Context: an optimization exercise on an open-source flow, tuned for small area. The choices shown serve that exercise and are no tape-out recipe. The RTL was checked by simulation tests, not by an equivalence proof against the original design. Power is estimated from default activity; no workload was simulated.

**design/flow/design.v**
```verilog
module data_layer
(
	input					clk
	,input				rst_n				
	,input				Rx_mac_ra               
	,input	[31:0]	Rx_mac_data             
	,input	[1:0]		Rx_mac_BE               
	,input				Rx_mac_pa               
	,input				Rx_mac_sop              
	,input				Rx_mac_eop
	,output				upper_op_st
	,output				upper_op
	,output				upper_op_end
	,output	[31:0]	upper_data
	,output	[47:0]	source_addr_o
	,output	[47:0]	dest_addr_o
	,output	[15:0]	prot_type_o
);
reg	[47:0]	destination_r;
reg	[47:0]	source_r;
reg	[15:0]	protocol_r;
reg	[15:0]	word_cnt;
reg				upper_op_start_r;
reg				upper_op_stop_r;
reg				upper_op_stop_hold_r;
reg				upper_op_r;
reg				upper_op_hold_r;
reg	[47:0]	upper_data_r;
always @(posedge clk or negedge rst_n)
	if (!rst_n) 								word_cnt <= 16'b0;
	else if (Rx_mac_eop)						word_cnt <= 16'b0;
	else if (Rx_mac_pa)						word_cnt <= word_cnt + 1'b1;
always @(posedge clk or negedge rst_n)
	if (!rst_n) 									destination_r <= 48'b0;
	else if ((word_cnt == 0) & Rx_mac_pa)	destination_r[47:16] <= Rx_mac_data;
	else if ((word_cnt == 1) & Rx_mac_pa)	destination_r[15: 0] <= Rx_mac_data[31:16];
always @(posedge clk or negedge rst_n)
	if (!rst_n) 									source_r <= 48'b0;
	else if ((word_cnt == 1) & Rx_mac_pa)	source_r[47:32] <= Rx_mac_data[15: 0];
	else if ((word_cnt == 2) & Rx_mac_pa)	source_r[31: 0] <= Rx_mac_data;
always @(posedge clk or negedge rst_n)
	if (!rst_n) protocol_r <= 16'b0;
	else if ((word_cnt == 3) & Rx_mac_pa)	protocol_r <= Rx_mac_data[31:16];
always @(posedge clk or negedge rst_n)
	if (!rst_n) 									upper_op_start_r <= 1'b0;
	else if (upper_op_start_r)					upper_op_start_r <= 1'b0;
	else if ((word_cnt == 4) & Rx_mac_pa)	upper_op_start_r <= 1'b1;
always @(posedge clk or negedge rst_n)
	if (!rst_n) 									upper_op_stop_r <= 1'b0;
	else if (upper_op_stop_r)					upper_op_stop_r <= 1'b0;
	else if (upper_op_stop_hold_r)			upper_op_stop_r <= 1'b1;
	else if (Rx_mac_pa & Rx_mac_eop & !(Rx_mac_BE == 2'h0 | Rx_mac_BE == 2'h3))
														upper_op_stop_r <= 1'b1;
always @(posedge clk or negedge rst_n)
	if (!rst_n) 									upper_op_stop_hold_r <= 1'b0;
	else if (Rx_mac_pa & Rx_mac_eop & (Rx_mac_BE == 2'h0 | Rx_mac_BE == 2'h3))
														upper_op_stop_hold_r <= 1'b1;
	else 												upper_op_stop_hold_r <= 1'b0;
always @(posedge clk or negedge rst_n)
	if (!rst_n)										upper_op_r <= 1'b0;
	else if (upper_op_hold_r)					upper_op_r <= 1'b1;
	else if ((word_cnt >= 4) & Rx_mac_pa)	upper_op_r <= 1'b1;
	else 												upper_op_r <= 1'b0;
always @(posedge clk or negedge rst_n)
	if (!rst_n) 									upper_op_hold_r <= 1'b0;
	else if (Rx_mac_pa & Rx_mac_eop & (Rx_mac_BE == 2'h0 | Rx_mac_BE == 2'h3))
														upper_op_hold_r <= 1'b1;
	else 												upper_op_hold_r <= 1'b0;
always @(posedge clk or negedge rst_n)
	if (!rst_n) 									upper_data_r <= 48'b0;
	else if (Rx_mac_pa & Rx_mac_BE == 1)	upper_data_r <= {upper_data_r[15:0],  Rx_mac_data[31:24], 24'b0};
	else if (Rx_mac_pa & Rx_mac_BE == 2)	upper_data_r <= {upper_data_r[15:0],  Rx_mac_data[31:16], 16'b0};
	else if (Rx_mac_pa & Rx_mac_BE == 3)	upper_data_r <= {upper_data_r[15:0],  Rx_mac_data[31:8],   8'b0};
	else if (Rx_mac_pa)							upper_data_r <= {upper_data_r[15:0],  Rx_mac_data};
	else 												upper_data_r <= {upper_data_r[15:0],  32'b0};
assign source_addr_o = source_r;
assign dest_addr_o 	= destination_r;
assign prot_type_o	= protocol_r;
assign upper_op_st	= upper_op_start_r;
assign upper_op  		= upper_op_r;
assign upper_op_end	= upper_op_stop_r;
assign upper_data 	= upper_data_r[47:16];
endmodule
module network_layer
(
	input					clk
	,input				rst_n
	,input	[47:0]	dev_mac_addr_i
	,input				rcv_op_i
	,input				rcv_op_st_i
	,input				rcv_op_end_i
	,input	[31:0]	rcv_data_i
	,input	[47:0]	source_addr_i
	,input	[47:0]	dest_addr_i
	,input	[15:0]	prot_type_i
	,output				upper_op_st
	,output				upper_op
	,output				upper_op_end
	,output	[31:0]	upper_data
	,output	[15:0]	upper_data_len
	,output	[3:0]		version_num_o
	,output	[3:0]		header_len_o
	,output	[7:0]		service_type_o
	,output	[15:0]	total_len_o
	,output	[15:0]	packet_id_o
	,output	[2:0]		flags_o
	,output	[12:0]	frgmt_offset_o
	,output	[7:0]		ttl_o
	,output	[7:0]		prot_type_o
	,output	[15:0]	checksum_o
	,output	[31:0]	source_addr_o
	,output	[31:0]	dest_addr_o
	,output	[15:0]	crc_sum_o
	,output	[15:0]	pseudo_crc_sum_o
);
reg	[3:0]		version_num;
reg	[3:0]		header_len;
reg	[7:0]		service_type;
reg	[15:0]	total_len;
reg	[15:0]	packet_id;
reg	[2:0]		flags;
reg	[12:0]	frgmt_offset;
reg	[7:0]		ttl;
reg	[7:0]		prot_type;
reg	[15:0]	checksum;
reg	[31:0]	source_addr;
reg	[31:0]	dest_addr;
reg	[15:0]	word_cnt;
reg				upper_op_r;
reg				upper_op_start_r;
reg				upper_op_stop_r;
reg	[31:0]	upper_data_r;
reg	[15:0]	crc_sum_r;
wire	[31:0]	crc_sum_w;
wire	[31:0]	crc_sum_ww;
wire	[31:0]	pseudo_crc_sum_w;
wire	[31:0]	pseudo_crc_sum_ww;
wire	[15:0]	pseudo_crc_sum_www;
wire				upper_op_run_w;
wire				rcv_op;
wire				rcv_op_st;
wire				rcv_op_end;
wire	[31:0]	rcv_data;
wire				mac_check;
wire				prot_check;
assign mac_check	= dest_addr_i == dev_mac_addr_i;
assign prot_check	= prot_type_i == 16'h0800;	 
assign rcv_op		= rcv_op_i 		& mac_check & prot_check;
assign rcv_op_st	= rcv_op_st_i	& mac_check & prot_check;
assign rcv_op_end	= rcv_op_end_i	& mac_check & prot_check;
assign rcv_data	= (mac_check & prot_check)	? rcv_data_i : {32{1'b0}};
always @(posedge clk or negedge rst_n)
	if (!rst_n) 				word_cnt <= 16'b0;
	else if (rcv_op_end)		word_cnt <= 16'b0;
	else if (rcv_op)			word_cnt <= word_cnt + 1'b1;
always @(posedge clk or negedge rst_n)
	if (!rst_n) 									version_num <= 4'b0;
	else if (rcv_op_st & rcv_op)				version_num <= rcv_data[31:28];	
always @(posedge clk or negedge rst_n)
	if (!rst_n) 									header_len <= 4'b0;
	else if (rcv_op_st & rcv_op)				header_len <= rcv_data[27:24];
always @(posedge clk or negedge rst_n)
	if (!rst_n) 									service_type <= 8'b0;
	else if (rcv_op_st & rcv_op)				service_type <= rcv_data[23:16];
always @(posedge clk or negedge rst_n)
	if (!rst_n) 									total_len <= 16'b0;
	else if (rcv_op_st & rcv_op)				total_len <= rcv_data[15:0];
always @(posedge clk or negedge rst_n)
	if (!rst_n) 									packet_id <= 16'b0;
	else if (rcv_op & (word_cnt == 1))		packet_id <= rcv_data[31: 16];
always @(posedge clk or negedge rst_n)
	if (!rst_n) 									flags <= 3'b0;
	else if (rcv_op & (word_cnt == 1))		flags <= rcv_data[15:13];
always @(posedge clk or negedge rst_n)
	if (!rst_n) 									frgmt_offset <= 13'b0;
	else if (rcv_op & (word_cnt == 1))		frgmt_offset <= rcv_data[12:0];
always @(posedge clk or negedge rst_n)
	if (!rst_n) 									ttl <= 8'b0;
	else if (rcv_op & (word_cnt == 2))		ttl <= rcv_data[31:24];
always @(posedge clk or negedge rst_n)
	if (!rst_n) 									prot_type <= 8'b0;
	else if (rcv_op & (word_cnt == 2))		prot_type <= rcv_data[23:16];
always @(posedge clk or negedge rst_n)
	if (!rst_n) 									checksum <= 16'b0;
	else if (rcv_op & (word_cnt == 2))		checksum <= rcv_data[15:0];
always @(posedge clk or negedge rst_n)
	if (!rst_n) 									source_addr <= 32'b0;
	else if (rcv_op & (word_cnt == 3))		source_addr <= rcv_data;
always @(posedge clk or negedge rst_n)
	if (!rst_n) 									dest_addr <= 32'b0;
	else if (rcv_op & (word_cnt == 4))		dest_addr <= rcv_data;
always @(posedge clk or negedge rst_n)
	if (!rst_n)												crc_sum_r <= 16'b0;
	else if (rcv_op & rcv_op_st)						crc_sum_r <= crc_sum_ww;
	else if (rcv_op & (word_cnt < header_len))	crc_sum_r <= crc_sum_ww;
assign crc_sum_w = 	(rcv_op & rcv_op_st)						? 	(rcv_data[31:16] + rcv_data[15:0]) :
							(rcv_op & (word_cnt < header_len))	? 	(crc_sum_r + rcv_data[31:16] + rcv_data[15:0]) : 32'b0;
assign crc_sum_ww = crc_sum_w[15:0] + crc_sum_w[31:16];
assign pseudo_crc_sum_w = source_addr[31:16] + source_addr[15:0] + dest_addr[31:16] + dest_addr[15:0] + prot_type[7:0] + (total_len[15:0] - (header_len * 4'd4));
assign pseudo_crc_sum_ww = pseudo_crc_sum_w[31:16] + pseudo_crc_sum_w[15:0];
assign pseudo_crc_sum_www = pseudo_crc_sum_ww[31:16] + pseudo_crc_sum_ww[15:0];
always @(posedge clk or negedge rst_n)
	if (!rst_n) 									upper_op_start_r <= 1'b0;
	else if (upper_op_start_r)					upper_op_start_r <= 1'b0;
	else if (rcv_op & (word_cnt == header_len) & upper_op_run_w)
														upper_op_start_r <= 1'b1;
assign upper_op_run_w =	(word_cnt >= 5) & (crc_sum_r == 16'hffff);
always @(posedge clk or negedge rst_n)
	if (!rst_n) 									upper_op_stop_r <= 1'b0;
	else if (upper_op_stop_r)					upper_op_stop_r <= 1'b0;
	else if (rcv_op & rcv_op_end & upper_op_run_w)				
														upper_op_stop_r <= 1'b1;
always @(posedge clk or negedge rst_n)
	if (!rst_n)										upper_op_r <= 1'b0;
	else if (rcv_op & upper_op_run_w & (word_cnt >= header_len))
														upper_op_r <= 1'b1;
	else 												upper_op_r <= 1'b0;
always @(posedge clk or negedge rst_n)
	if (!rst_n) 								upper_data_r <= 32'b0;
	else if (rcv_op & upper_op_run_w & (word_cnt >= header_len))
													upper_data_r <= rcv_data;	
	else 											upper_data_r <= 32'b0;													
assign version_num_o		= version_num;
assign header_len_o		= header_len;
assign service_type_o	= service_type;
assign total_len_o		= total_len;
assign packet_id_o		= packet_id;
assign flags_o				= flags;
assign frgmt_offset_o	= frgmt_offset;
assign ttl_o				= ttl;
assign prot_type_o		= prot_type;
assign checksum_o			= checksum;
assign source_addr_o		= source_addr;
assign dest_addr_o		= dest_addr;
assign crc_sum_o			= crc_sum_r;
assign pseudo_crc_sum_o = pseudo_crc_sum_www;
assign upper_op_st		= upper_op_start_r;
assign upper_op			= upper_op_r;
assign upper_op_end		= upper_op_stop_r;
assign upper_data			= upper_data_r;
assign upper_data_len	= total_len - (4*header_len);				
endmodule
module arp_receiver
(
	input					clk
	,input				rst_n
	,input	[31:0]	dev_ip_addr_i
	,input				rcv_op_i
	,input				rcv_op_st_i
	,input				rcv_op_end_i
	,input	[31:0]	rcv_data_i
	,input	[47:0]	source_addr_i
	,input	[47:0]	dest_addr_i
	,input	[15:0]	prot_type_i
	,output	[47: 0]	sender_haddr_o
	,output	[31: 0]	sender_paddr_o
	,output	[47: 0]	target_haddr_o
	,output	[31: 0]	target_paddr_o
	,output				op_cmplt_o
);
reg	[15:0]	hardw_type;
reg	[15:0]	prot_type;
reg	[ 7:0]	hardw_length;
reg	[ 7:0]	prot_length;
reg	[15:0]	operation_code;
reg	[47:0]	sender_hardw_addr;
reg	[31:0]	sender_prot_addr;
reg	[47:0]	target_hardw_addr;
reg	[31:0]	target_prot_addr;
reg	[15:0]	word_cnt;
reg				op_cmplt;
wire				rcv_op;
wire				rcv_op_st;
wire				rcv_op_end;
wire	[31:0]	rcv_data;
wire				mac_check;
wire				prot_check;
assign mac_check	= 1'b1; 
assign prot_check	= prot_type_i == 16'h0806;	 
assign rcv_op		= rcv_op_i 		& mac_check & prot_check;
assign rcv_op_st	= rcv_op_st_i	& mac_check & prot_check;
assign rcv_op_end	= rcv_op_end_i	& mac_check & prot_check;
assign rcv_data	= (mac_check & prot_check)	? rcv_data_i : {32{1'b0}};
always @(posedge clk or negedge rst_n)
	if (!rst_n) 				word_cnt <= 16'b0;
	else if (rcv_op_end)		word_cnt <= 16'b0;
	else if (rcv_op)			word_cnt <= word_cnt + 1'b1;
always @(posedge clk or negedge rst_n)
	if (!rst_n) 									hardw_type <= 16'b0;
	else if (rcv_op_st & rcv_op)				hardw_type <= rcv_data[31:16];
always @(posedge clk or negedge rst_n)
	if (!rst_n) 									prot_type <= 16'b0;
	else if (rcv_op_st & rcv_op)				prot_type <= rcv_data[15:0];
always @(posedge clk or negedge rst_n)
	if (!rst_n) 									hardw_length <= 8'b0;
	else if (rcv_op & (word_cnt == 1))		hardw_length <= rcv_data[31:24];
always @(posedge clk or negedge rst_n)
	if (!rst_n) 									prot_length <= 8'b0;
	else if (rcv_op & (word_cnt == 1))		prot_length <= rcv_data[23:16];
always @(posedge clk or negedge rst_n)
	if (!rst_n) 									operation_code <= 16'b0;
	else if (rcv_op & (word_cnt == 1))		operation_code <= rcv_data[15:0];
always @(posedge clk or negedge rst_n)
	if (!rst_n) 									sender_hardw_addr <= 48'b0;
	else if (rcv_op & (word_cnt == 2))		sender_hardw_addr[47:16] <= rcv_data[31 :0];
	else if (rcv_op & (word_cnt == 3))		sender_hardw_addr[15: 0] <= rcv_data[31:16];
always @(posedge clk or negedge rst_n)
	if (!rst_n) 									sender_prot_addr <= 32'b0;
	else if (rcv_op & (word_cnt == 3))		sender_prot_addr[31:16] <= rcv_data[15: 0];
	else if (rcv_op & (word_cnt == 4))		sender_prot_addr[15: 0] <= rcv_data[31:16];
always @(posedge clk or negedge rst_n)
	if (!rst_n) 									target_hardw_addr <= 48'b0;
	else if (rcv_op & (word_cnt == 4))		target_hardw_addr[47:32] <= rcv_data[15: 0];
	else if (rcv_op & (word_cnt == 5))		target_hardw_addr[31: 0] <= rcv_data[31: 0];
always @(posedge clk or negedge rst_n)
	if (!rst_n) 									target_prot_addr <= 32'b0;
	else if (rcv_op & (word_cnt == 6))		target_prot_addr <= rcv_data[31:0];
always @(posedge clk or negedge rst_n)
	if (!rst_n) 									op_cmplt <= 1'b0;
	else if (op_cmplt)							op_cmplt <= 1'b0;	
	else if (rcv_op & (word_cnt == 6))		op_cmplt <= 1'b1;
assign sender_haddr_o	= sender_hardw_addr;
assign sender_paddr_o	= sender_prot_addr;
assign target_haddr_o	= target_hardw_addr;
assign target_paddr_o	= target_prot_addr;
assign op_cmplt_o			= op_cmplt	& (hardw_type == 1)  
												& (prot_type == 16'h0800) 
												& (operation_code == 1) 
												& (target_prot_addr == dev_ip_addr_i) ;
endmodule
module transport_layer
(
	input					clk
	,input				rst_n
	,input	[31:0]	dev_ip_addr_i
	,input				rcv_op_st_i
	,input				rcv_op_i
	,input				rcv_op_end_i
	,input	[31:0]	rcv_data_i
	,input	[15:0]	rcv_data_len_i
	,input	[31:0]	src_ip_addr_i
	,input	[31:0]	dst_ip_addr_i
	,input	[7:0]		prot_type_i
	,input	[15:0]	pseudo_crc_sum_i
	,output	[15:0]	source_port_o
	,output	[15:0]	dest_port_o
	,output	[15:0]	data_length_o
	,output	[31:0]	seq_num_o
	,output	[31:0]	ack_num_o
	,output	[5 :0]	tcp_flags_o		
	,output	[95:0]	options_o
	,output	[ 3:0]	tcp_head_len_o
	,output	[15:0]	tcp_window_o
	,output				upper_op_st
	,output				upper_op
	,output				upper_op_end
	,output	[31:0]	upper_data
	,output	[ 1:0]	upper_data_be
	,output	[15:0]	crc_sum_o
	,output				crc_check_o
	,output	[15:0]	test_word_cnt
	,output	[ 1:0]	shift_be_o
	,output	[31:0]	shift_test_o
	,output				shift_st_o
	,output				shift_end_o
	,output	[15:0]	shift_len_o	
	,output				shift_upper_o
	,output	[15:0]	shift_word_cnt_o
	,output	[31:0]	shift_test2_o
	,output	[ 1:0]	shift_be2_o		
);
parameter	OPTIONS_SIZE = 4'd4;
reg	[15:0]	source_port;
reg	[15:0]	dest_port;
reg	[31:0]	seq_num;
reg	[31:0]	ack_num;
reg	[ 3:0]	tcp_head_len;
reg	[ 5:0]	tcp_flags;
reg	[15:0]	tcp_window;
reg	[15:0]	packet_length;
reg	[15:0]	checksum;
reg	[15:0]	urgent_ptr;
reg	[32*OPTIONS_SIZE -1 :0]	options_reg;
reg	[15:0]	word_cnt;
reg	[15:0]	data_word_cnt;
reg				upper_op_start_r;
reg				upper_op_r;
reg				upper_op_stop_r;
reg	[31:0]	upper_data_r;
reg	[ 1:0]	data_be_r;
reg	[31:0]	crc_dat_r;
wire	[31:0]	crc_head_w;
wire	[31:0]	crc_head_ww;
wire	[15:0]	crc_head_www;
wire	[31:0]	crc_dat;
wire	[31:0]	crc_dat_w;
wire	[31:0]	crc_dat_ww;
wire	[15:0]	crc_dat_www;
wire	[31:0]	crc_sum_w;
wire	[31:0]	crc_sum_ww;
wire	[15:0]	crc_sum_www;
wire	[ 1:0]	data_be;
wire	[15:0]	data_length;
wire				rcv_op_st;
wire				rcv_op;
wire				rcv_op_end;
wire	[31:0]	rcv_data;
wire	[15:0]	rcv_data_len;
wire	[15:0]	pseudo_crc_sum;
wire				tcp_prot;
wire				ip_check;
assign tcp_prot = prot_type_i == 8'd06;
assign ip_check = dev_ip_addr_i == dst_ip_addr_i;
assign rcv_op				= rcv_op_i 		& tcp_prot & ip_check;
assign rcv_op_st			= rcv_op_st_i	& tcp_prot & ip_check;
assign rcv_op_end			= rcv_op_end_i	& tcp_prot & ip_check;
assign rcv_data			= (tcp_prot & ip_check) ? rcv_data_i 			: {32{1'b0}};
assign rcv_data_len		= (tcp_prot & ip_check) ? rcv_data_len_i		: {16{1'b0}};
assign pseudo_crc_sum	= (tcp_prot & ip_check) ? pseudo_crc_sum_i	: {16{1'b0}};
always @(posedge clk or negedge rst_n)
	if (!rst_n) 						word_cnt <= 16'b0;
	else if (rcv_op_end)				word_cnt <= 16'b0;
	else if (rcv_op & tcp_prot)	word_cnt <= word_cnt + 1'b1;
always @(posedge clk or negedge rst_n)
	if (!rst_n) 												source_port <= 16'b0;
	else if (rcv_op_st & rcv_op)							source_port <= rcv_data[31:16];
always @(posedge clk or negedge rst_n)
	if (!rst_n) 												dest_port <= 16'b0;
	else if (rcv_op_st & rcv_op)							dest_port <= rcv_data[15:0];
always @(posedge clk or negedge rst_n)
	if (!rst_n) 												packet_length <= 16'b0;
	else if (rcv_op_st & rcv_op)							packet_length <= rcv_data_len;
always @(posedge clk or negedge rst_n)
	if (!rst_n) 												seq_num <= 32'b0;
	else if (rcv_op & (word_cnt == 1) )					seq_num <= rcv_data;
always @(posedge clk or negedge rst_n)
	if (!rst_n) 												ack_num <= 32'b0;
	else if (rcv_op & (word_cnt == 2))					ack_num <= rcv_data;
always @(posedge clk or negedge rst_n)
	if (!rst_n) 												tcp_head_len <= 4'b0;
	else if (rcv_op & (word_cnt == 3))					tcp_head_len <= rcv_data[31:28];
always @(posedge clk or negedge rst_n)
	if (!rst_n) 												tcp_flags <= 6'b0;
	else if (rcv_op & (word_cnt == 3))					tcp_flags <= rcv_data[21:16];
always @(posedge clk or negedge rst_n)
	if (!rst_n) 												tcp_window <= 16'b0;
	else if (rcv_op & (word_cnt == 3))					tcp_window <= rcv_data[15:0];
always @(posedge clk or negedge rst_n)
	if (!rst_n) 												checksum <= 16'b0;
	else if (rcv_op & (word_cnt == 4))					checksum <= rcv_data[31:16];
always @(posedge clk or negedge rst_n)
	if (!rst_n) 												urgent_ptr <= 16'b0;
	else if (rcv_op & (word_cnt == 4))					urgent_ptr <= rcv_data[15:0];
always @(posedge clk or negedge rst_n)
	if (!rst_n) 												options_reg <= {(32*OPTIONS_SIZE){1'b0}};
	else if (rcv_op_st & rcv_op)							options_reg <= {(32*OPTIONS_SIZE){1'b0}};
	else if (rcv_op & (word_cnt == 5) & (word_cnt < tcp_head_len))
																	options_reg[31:0] <= rcv_data;
	else if (rcv_op & (word_cnt == 6) & (word_cnt < tcp_head_len))
																	options_reg[63:32] <= rcv_data;
	else if (rcv_op & (word_cnt == 7) & (word_cnt < tcp_head_len))
																	options_reg[95:64] <= rcv_data;
	else if (rcv_op & (word_cnt == 8) & (word_cnt < tcp_head_len))
																	options_reg[127:96] <= rcv_data;
assign crc_head_w =	source_port + dest_port + seq_num[31:16] + seq_num[15:0] + ack_num[31:16] + ack_num[15:0] + 
							{tcp_head_len, 6'b0, tcp_flags} + tcp_window + checksum + urgent_ptr; 
assign crc_head_ww = crc_head_w[31:16] + crc_head_w[15:0];
assign crc_head_www = crc_head_ww[31:16] + crc_head_ww[15:0];
always @(posedge clk or negedge rst_n)
	if (!rst_n) 												upper_data_r <= 32'b0;
	else if (rcv_op & (word_cnt >= 5) & (word_cnt >= tcp_head_len) & ((word_cnt << 2) < packet_length))
																	upper_data_r <= rcv_data;
	else 															upper_data_r <= 32'b0;
always @(posedge clk or negedge rst_n)
	if (!rst_n) 												upper_op_start_r <= 1'b0;
	else if (upper_op_start_r)								upper_op_start_r <= 1'b0;
	else if (rcv_op & (word_cnt == tcp_head_len) & (packet_length > (tcp_head_len * 4)))
																	upper_op_start_r <= 1'b1;
always @(posedge clk or negedge rst_n)
	if (!rst_n) 												upper_op_stop_r <= 1'b0;
	else if (upper_op_stop_r)								upper_op_stop_r <= 1'b0;
	else if (rcv_op & (word_cnt >= 4) & ((word_cnt + 1 << 2) >= packet_length) & ((word_cnt << 2) < packet_length))	
																	upper_op_stop_r <= 1'b1;
always @(posedge clk or negedge rst_n)
	if (!rst_n)													upper_op_r <= 1'b0;																	
	else if (rcv_op & (word_cnt >= 5) & (word_cnt >= tcp_head_len) & ((word_cnt << 2) < packet_length))
																	upper_op_r <= 1'b1;																
	else 															upper_op_r <= 1'b0;
always @(posedge clk or negedge rst_n)
	if (!rst_n)													crc_dat_r <= 32'b0;
	else if (rcv_op & rcv_op_st)							crc_dat_r <= 32'b0;
	else if (rcv_op & (word_cnt >= 5) & ((word_cnt << 2) < packet_length))
																	crc_dat_r <= crc_dat;
assign crc_dat   =	(data_be == 2'b00) ? crc_dat_r +  rcv_data[31:16] +  rcv_data[15:0]			:
							(data_be == 2'b11) ? crc_dat_r +  rcv_data[31:16] + {rcv_data[15:8], 8'b0}	:
							(data_be == 2'b10) ? crc_dat_r +  rcv_data[31:16] 									:
							(data_be == 2'b01) ? crc_dat_r + {rcv_data[31:24], 8'b0}							: 32'b0;
assign crc_dat_w   = crc_dat_r [31:16] + crc_dat_r [15:0];						
assign crc_dat_ww  = crc_dat_w [31:16] + crc_dat_w [15:0];
assign crc_dat_www = crc_dat_ww[31:16] + crc_dat_ww[15:0];
assign crc_sum_w   = crc_head_www + crc_dat_www + pseudo_crc_sum;
assign crc_sum_ww  = crc_sum_w [31:16] + crc_sum_w [15:0];
assign crc_sum_www = crc_sum_ww[31:16] + crc_sum_ww[15:0];
assign data_length = packet_length - (tcp_head_len * 4);
assign data_be = (((packet_length - (word_cnt << 2)) == 3) ? 2'b11 :
						((packet_length - (word_cnt << 2)) == 2) ? 2'b10 :
						((packet_length - (word_cnt << 2)) == 1) ? 2'b01 : 2'b00);
always @(posedge clk or negedge rst_n)
	if (!rst_n) 												data_be_r <= 2'b0;
	else if (rcv_op & (word_cnt >= 5) & (word_cnt >= tcp_head_len) & ((word_cnt << 2) < packet_length))
																	data_be_r <= data_be;
	else 															data_be_r <= 2'b0;
assign source_port_o		= source_port;
assign dest_port_o		= dest_port;
assign data_length_o		= packet_length;
assign crc_sum_o			= crc_sum_www;
assign crc_check_o		= crc_sum_www == 16'hFFFF;
assign upper_op_st		= upper_op_start_r;
assign upper_op			= upper_op_r;
assign upper_op_end		= upper_op_stop_r;
assign upper_data			= upper_data_r;
assign upper_data_be		= data_be_r;
assign seq_num_o			= seq_num;
assign ack_num_o			= ack_num;
assign tcp_flags_o		= tcp_flags;
assign tcp_head_len_o	= tcp_head_len;
assign options_o			= options_reg[95:0];
assign tcp_window_o		= tcp_window;
assign test_word_cnt		= word_cnt << 2;
parameter SHIFT_NUM = 20;
reg [(SHIFT_NUM*32) - 1: 0] shift_mas;
reg [(SHIFT_NUM*32) - 1: 0] shift_mas2;
reg [(SHIFT_NUM) - 1: 0] shift_st;
reg [(SHIFT_NUM) - 1: 0] shift_end;
reg [(SHIFT_NUM) - 1: 0] shift_upper;
reg [(SHIFT_NUM*16) - 1: 0] shift_len;
reg [(SHIFT_NUM*16) - 1: 0] shift_word_cnt;
reg [(SHIFT_NUM*2) - 1: 0] shift_be;
reg [(SHIFT_NUM*2) - 1: 0] shift_be2;
wire	[15:0] word_cnt_shft = (word_cnt << 2);
wire	[31:0] shift_mas_w		= (rcv_op & (word_cnt >= 5) & (word_cnt >= tcp_head_len) & ((word_cnt << 2) < packet_length)) ? rcv_data : 32'b0;
wire 	 		 shift_op_start_w	= (rcv_op & (word_cnt == tcp_head_len) & (packet_length > (tcp_head_len * 4))) ? 1'b1 : 1'b0;
wire			 shift_op_end_w	= (rcv_op & (word_cnt >= 4) & ((word_cnt + 1 << 2) >= packet_length) & ((word_cnt << 2) < packet_length)) ? 1'b1 : 1'b0;
wire			 shift_op_w			= (rcv_op & (word_cnt >= 5) & (word_cnt >= tcp_head_len) & ((word_cnt << 2) < packet_length)) ? 1'b1 : 1'b0;
always @(posedge clk or negedge rst_n)
	if (!rst_n)	
					shift_mas <= 0;
	else if (rcv_op  )
					shift_mas <= {shift_mas[((SHIFT_NUM-1)*32) - 1: 0], shift_mas_w};
always @(posedge clk or negedge rst_n)
	if (!rst_n)	
					shift_mas2 <= 0;
	else if (upper_op_r  )
					shift_mas2 <= {shift_mas2[((SHIFT_NUM-1)*32) - 1: 0], upper_data_r};	
always @(posedge clk or negedge rst_n)
	if (!rst_n)	
					shift_be2 <= 0;
	else if (upper_op_r  )
					shift_be2 <= {shift_be2[((SHIFT_NUM-1)*2) - 1: 0], data_be_r};			
always @(posedge clk or negedge rst_n)
	if (!rst_n)	
					shift_len <= 0;
	else if (rcv_op  )
					shift_len <= {shift_len[((SHIFT_NUM-1)*16) - 1: 0], packet_length};	
always @(posedge clk or negedge rst_n)
	if (!rst_n)	
					shift_word_cnt <= 0;
	else if (rcv_op  )
					shift_word_cnt <= {shift_word_cnt[((SHIFT_NUM-1)*16) - 1: 0], word_cnt_shft};	
always @(posedge clk or negedge rst_n)
	if (!rst_n)	
					shift_st <= 0;
	else if (rcv_op  )
					shift_st <= {shift_st[((SHIFT_NUM-1)) - 1: 0], shift_op_start_w};				
always @(posedge clk or negedge rst_n)
	if (!rst_n)	
					shift_end <= 0;
	else if (rcv_op  )
					shift_end <= {shift_end[((SHIFT_NUM-1)) - 1: 0], shift_op_end_w};	
always @(posedge clk or negedge rst_n)
	if (!rst_n)	
					shift_upper <= 0;
	else if (rcv_op  )
					shift_upper <= {shift_upper[((SHIFT_NUM-1)) - 1: 0], shift_op_w};					
always @(posedge clk or negedge rst_n)
	if (!rst_n)	
					shift_be <= 0;
	else if (rcv_op  )
					shift_be <= {shift_be[((SHIFT_NUM-1)*2) - 1: 0], data_be};					
assign shift_test_o = shift_mas[((SHIFT_NUM-1)*32) +: 32];				
assign shift_st_o = shift_st[((SHIFT_NUM-1)) +: 1];
assign shift_end_o = shift_end[((SHIFT_NUM-1)) +: 1];
assign shift_len_o =  shift_len[((SHIFT_NUM-1)*16) +: 16];					
assign shift_be_o = shift_be[((SHIFT_NUM-1)*2) +: 2];	
assign shift_upper_o = shift_upper[((SHIFT_NUM-1)) +: 1];
assign shift_word_cnt_o = shift_word_cnt[((SHIFT_NUM-1)*16) +: 16];
assign shift_test2_o = shift_mas2[((SHIFT_NUM-1)*32) +: 32];
assign shift_be2_o = shift_be2[((SHIFT_NUM-1)*2) +: 2];	
endmodule
module eth_rx_stack
(
	input					clk
	,input				rst_n
	,input	[47:0]	dev_mac_addr_i
	,input	[31:0]	dev_ip_addr_i
	,input	[31:0]	rx_data_i
	,input	[ 1:0]	rx_be_i
	,input				rx_pa_i
	,input				rx_sop_i
	,input				rx_eop_i
	,output	[47:0]	eth_src_addr_o
	,output	[31:0]	ip_src_addr_o
	,output	[15:0]	ip_data_len_o
	,output	[47:0]	arp_sender_haddr_o
	,output	[31:0]	arp_sender_paddr_o
	,output				arp_op_cmplt_o
	,output	[15:0]	tcp_src_port_o
	,output	[15:0]	tcp_dst_port_o
	,output	[31:0]	tcp_seq_num_o
	,output	[31:0]	tcp_ack_num_o
	,output	[ 5:0]	tcp_flags_o
	,output	[ 3:0]	tcp_head_len_o
	,output	[15:0]	tcp_window_o
	,output				tcp_data_st_o
	,output				tcp_data_op_o
	,output				tcp_data_end_o
	,output	[31:0]	tcp_data_o
	,output	[ 1:0]	tcp_data_be_o
	,output				tcp_crc_check_o
);
wire				dl_up_op_st;
wire				dl_up_op;
wire				dl_up_op_end;
wire	[31:0]	dl_up_data;
wire	[47:0]	dl_source_addr;
wire	[47:0]	dl_dest_addr;
wire	[15:0]	dl_prot_type;
wire				nl_up_op_st;
wire				nl_up_op;
wire				nl_up_op_end;
wire	[31:0]	nl_up_data;
wire	[15:0]	nl_up_data_len;
wire	[ 7:0]	nl_prot_type;
wire	[31:0]	nl_source_addr;
wire	[31:0]	nl_dest_addr;
wire	[15:0]	nl_pseudo_crc;
data_layer data_layer
(
	.clk					(	clk				)
	,.rst_n				(	rst_n				)
	,.Rx_mac_ra			(	1'b0				)
	,.Rx_mac_data		(	rx_data_i		)
	,.Rx_mac_BE			(	rx_be_i			)
	,.Rx_mac_pa			(	rx_pa_i			)
	,.Rx_mac_sop		(	rx_sop_i			)
	,.Rx_mac_eop		(	rx_eop_i			)
	,.upper_op_st		(	dl_up_op_st		)
	,.upper_op			(	dl_up_op			)
	,.upper_op_end		(	dl_up_op_end	)
	,.upper_data		(	dl_up_data		)
	,.source_addr_o	(	dl_source_addr	)
	,.dest_addr_o		(	dl_dest_addr	)
	,.prot_type_o		(	dl_prot_type	)
);
network_layer network_layer
(
	.clk					(	clk					)
	,.rst_n				(	rst_n					)
	,.dev_mac_addr_i	(	dev_mac_addr_i		)
	,.rcv_op_st_i		(	dl_up_op_st			)
	,.rcv_op_i			(	dl_up_op				)
	,.rcv_op_end_i		(	dl_up_op_end		)
	,.rcv_data_i		(	dl_up_data			)
	,.source_addr_i	(	dl_source_addr		)
	,.dest_addr_i		(	dl_dest_addr		)
	,.prot_type_i		(	dl_prot_type		)
	,.upper_op_st		(	nl_up_op_st			)
	,.upper_op			(	nl_up_op				)
	,.upper_op_end		(	nl_up_op_end		)
	,.upper_data		(	nl_up_data			)
	,.upper_data_len	(	nl_up_data_len		)
	,.version_num_o	(	)
	,.header_len_o		(	)
	,.service_type_o	(	)
	,.total_len_o		(	)
	,.packet_id_o		(	)
	,.flags_o			(	)
	,.frgmt_offset_o	(	)
	,.ttl_o				(	)
	,.prot_type_o		(	nl_prot_type		)
	,.checksum_o		(	)
	,.source_addr_o	(	nl_source_addr		)
	,.dest_addr_o		(	nl_dest_addr		)
	,.crc_sum_o			(	)
	,.pseudo_crc_sum_o(	nl_pseudo_crc		)
);
arp_receiver arp_receiver
(
	.clk					(	clk					)
	,.rst_n				(	rst_n					)
	,.dev_ip_addr_i	(	dev_ip_addr_i		)
	,.rcv_op_st_i		(	dl_up_op_st			)
	,.rcv_op_i			(	dl_up_op				)
	,.rcv_op_end_i		(	dl_up_op_end		)
	,.rcv_data_i		(	dl_up_data			)
	,.source_addr_i	(	dl_source_addr		)
	,.dest_addr_i		(	dl_dest_addr		)
	,.prot_type_i		(	dl_prot_type		)
	,.sender_haddr_o	(	arp_sender_haddr_o	)
	,.sender_paddr_o	(	arp_sender_paddr_o	)
	,.target_haddr_o	(	)
	,.target_paddr_o	(	)
	,.op_cmplt_o		(	arp_op_cmplt_o		)
);
transport_layer transport_layer
(
	.clk					(	clk				)
	,.rst_n				(	rst_n				)
	,.dev_ip_addr_i	(	dev_ip_addr_i	)
	,.rcv_op_st_i		(	nl_up_op_st		)
	,.rcv_op_i			(	nl_up_op			)
	,.rcv_op_end_i		(	nl_up_op_end	)
	,.rcv_data_i		(	nl_up_data		)
	,.rcv_data_len_i	(	nl_up_data_len	)
	,.src_ip_addr_i	(	nl_source_addr	)
	,.dst_ip_addr_i	(	nl_dest_addr	)
	,.prot_type_i		(	nl_prot_type	)
	,.pseudo_crc_sum_i(	nl_pseudo_crc	)
	,.source_port_o	(	tcp_src_port_o		)
	,.dest_port_o		(	tcp_dst_port_o		)
	,.data_length_o	(	)
	,.seq_num_o			(	tcp_seq_num_o		)
	,.ack_num_o			(	tcp_ack_num_o		)
	,.tcp_flags_o		(	tcp_flags_o			)
	,.options_o			(	)
	,.tcp_head_len_o	(	tcp_head_len_o		)
	,.tcp_window_o		(	tcp_window_o		)
	,.upper_op_st		(	tcp_data_st_o		)
	,.upper_op			(	tcp_data_op_o		)
	,.upper_op_end		(	tcp_data_end_o		)
	,.upper_data		(	tcp_data_o			)
	,.upper_data_be	(	tcp_data_be_o		)
	,.crc_sum_o			(	)
	,.crc_check_o		(	tcp_crc_check_o	)
	,.test_word_cnt	(	)
	,.shift_be_o		(	)
	,.shift_test_o		(	)
	,.shift_st_o		(	)
	,.shift_end_o		(	)
	,.shift_len_o		(	)
	,.shift_upper_o	(	)
	,.shift_word_cnt_o(	)
	,.shift_test2_o	(	)
	,.shift_be2_o		(	)
);
assign eth_src_addr_o	= dl_source_addr;
assign ip_src_addr_o		= nl_source_addr;
assign ip_data_len_o		= nl_up_data_len;
endmodule
```
**design/flow/run.sh**
```bash
#!/bin/bash
# synth_recipe.tcl (not shown) runs the flow's synth.tcl, then flattens the netlist and writes it again
# the make line also repeats each setting of config.mk as NAME=value (left out here)
make -C /OpenROAD-flow-scripts/flow DESIGN_CONFIG=/design/flow/config.mk WORK_HOME=/design/flow/orfs CLKGATE_MAP_FILE= SYNTH_SCRIPT=/design/flow/synth_recipe.tcl finish
```
**design/flow/config.mk**
```make
export PLATFORM = sky130hd
export DESIGN_NAME = eth_rx_stack
export DESIGN_NICKNAME = eth_rx_stack
export VERILOG_FILES = /design/flow/design.v
export SDC_FILE = /design/flow/constraint.sdc
export NUM_CORES = 4
export LEC_CHECK = 0
export CAP_MARGIN = 20
export CORE_MARGIN = 2
export CORE_UTILIZATION = 40
export SLEW_MARGIN = 20
```
**design/flow/constraint.sdc**
```tcl
create_clock -name core_clock -period 30.0 [get_ports {clk}]
set_input_delay 6.0000 -clock core_clock [delete_from_list [all_inputs] [get_ports {clk}]]
set_output_delay 6.0000 -clock core_clock [all_outputs]
set_load 0.01 [all_outputs]
```
==> results.tsv <==
stage	metric	value	unit
detailed_routing	ant_nets	0	
synth	ys_top_cells_by_count	771 x dfrtp_1, 464 x mux2_2, 362 x nand2_1	
timing	fin_skew	61.3	ps
run_status	outcome	timing/DRC/antenna clean	
global_route	gr-max-usage-layer	met2	
setup_path	cp_data_arrival_time	17720	ps
timing	worstMarginPinSlew	1180	ps
cts	cts_tree	built	
hold_path	hold-path-endpoint	data_layer.upper_data_r[35]	
synth	synth.most_common_cell	dfrtp_1	
detailed_routing	dr.pass1.iters	5	
detailed_routing	drc	0	
setup_path	crit_fanout	5	
hold_path	hold_depth	0	
synth	synth_edf_count	0	
synth	yosysTopAreaCell	dfrtp_1	
setup_path	timing.rr.end	network_layer.crc_sum_r[7]	
die	row_count	130	
global_route	grt_pass1_vias	39500	
timing	finalCritPeriodShare	79.1	%
timing	max_freq	0.0422	GHz
synth	synth.area.mux_share	10.4	%
synth	yosys.area_share.simple	14.6	%
hold_path	holdCritPathClass	reg -> reg	
global_route	grt.overflow.total	0	
global_route	met3_usage	4.77	%
worst register-to-register path: cells and delay by family (launching register included):
kind	cells	cell delay, ps
adders and majority gates	3	740
buffers and inverters	1	360
and+or+nand+nor	10	2540
DFF	1	380
AOI/OAI and AO/OA	15	3370
xor gates and xnor gates	4	580
through the flow:
stage / area [um2] / instances / power, W
3_3_place_gp: 57300 / 7012 / 0.00139
5_1_grt: 60600 / 7180 / 0.00264
2_1_floorplan: 51000 / 5027 / 0.00124
4_1_cts: 60500 / 7178 / 0.00258
3_5_place_dp: 57300 / 7013 / 0.00139
6_report: 60600 / 7186 / 0.00255
logic make-up (layout without fill, tap and decap cells):
| logic type | count (synthesis) | count (layout) |
|---|---|---|
| AO/OA/AOI/OAI | 867 | 867 |
| XOR/XNOR | 452 | 452 |
| adder cells (fa/ha/maj) | 494 | 494 |
| buffers and inverters | 503 | 1006 |
| flip-flops | 771 | 771 |
| multiplexers | 473 | 473 |
| other | 0 | 6 |
| AND/OR/NAND/NOR | 1467 | 1467 |
power by group:
| part | internal, W | switching [W] |
|---|---|---|
| clock network | 0.000702 | 0.000481 |
| registers | 0.00110 | 0.0000443 |
| logic | 0.000123 | 0.000104 |
| total | 0.00192 | 0.000630 |
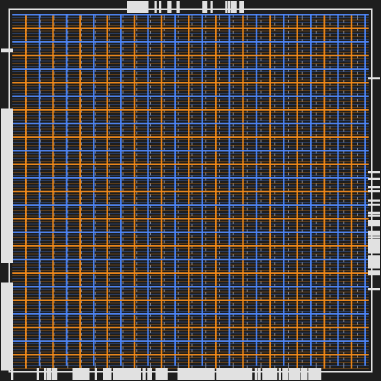
Figure 1: PDN straps and rails.
Drawn at 1 px/um. Pins as bars on the die edge. Tap cells in gray.
legend:
  blue:
    net: VDD
  orange:
    net: VSS
tap cells: 1650
rows: 130
signal pins: 456
met4 straps: 26
Max VDD drop: 50.9 uV
die height: 361 um
CORE AREA: 126000 um2

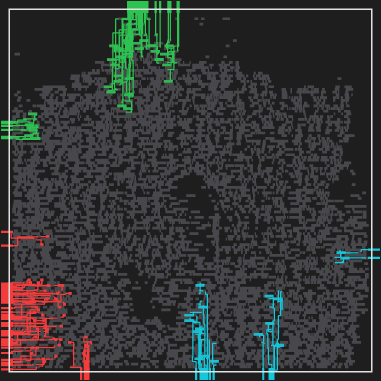
Figure 2: I/O nets highlighted.
Drawn at 1 px/um.
legend:
  red:
    port: `dev_mac_addr_i`
    bits: 48
    direction: input
    end_cells: 48
    buffers: 48
    wire: 1890 um
  green:
    port: `ip_src_addr_o`
    bits: 32
    direction: output
    end_cells: 32
    buffers: 32
    wire: 2120 um
  cyan:
    port: `tcp_dst_port_o`
    bits: 16
    direction: output
    end_cells: 16
    buffers: 16
    wire: 999 um
# IOs: 456
port buffer count: 454

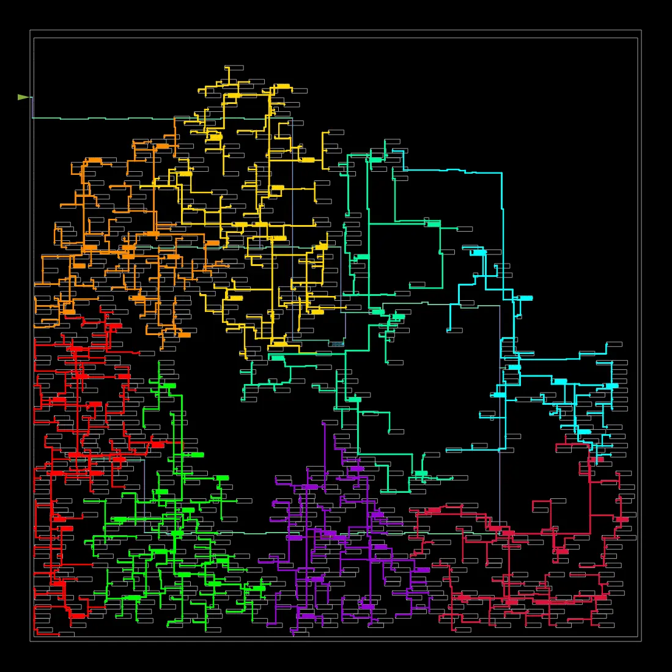
Figure 3: CTS result over the die.
CTS root buf: clkbuf_16
Num CTS Buffers: 90
Clock H-tree levels: 3
Seq cells: 771
clock sink total: 771

## static timing again, ports no longer ideal
Ports are ideal in the flow. The routed layout listed here was re-timed in OpenROAD.
Step 1 (the two cells are an assumption about what drives the block):
set clk [get_ports {clk}]
set_driving_cell -lib_cell sky130_fd_sc_hd__clkbuf_16 $clk
set_driving_cell -lib_cell sky130_fd_sc_hd__buf_2 [delete_from_list [all_inputs] $clk]
Step 2, shift: input delay + t, output delay - t, t = (earliest + latest rising clock arrival at the registers) / 2. This alone moves slack from input paths to output paths.
a / b / c = ideal ports / drivers / drivers and shift; a / b = the first two.
shift t [ns]: 0.758
setup WS [ns]: 6.279 / 6.207 / 6.966
worst hold slack (ns): 0.347 / 0.347 / 0.347
worst setup path after step 2: register to output
worst slew at a driven data input, ns: 0.12
After both steps this run still meets setup and hold. The setup slack of this run moves by -0.072 ns with the drivers and by +0.687 ns with both steps.
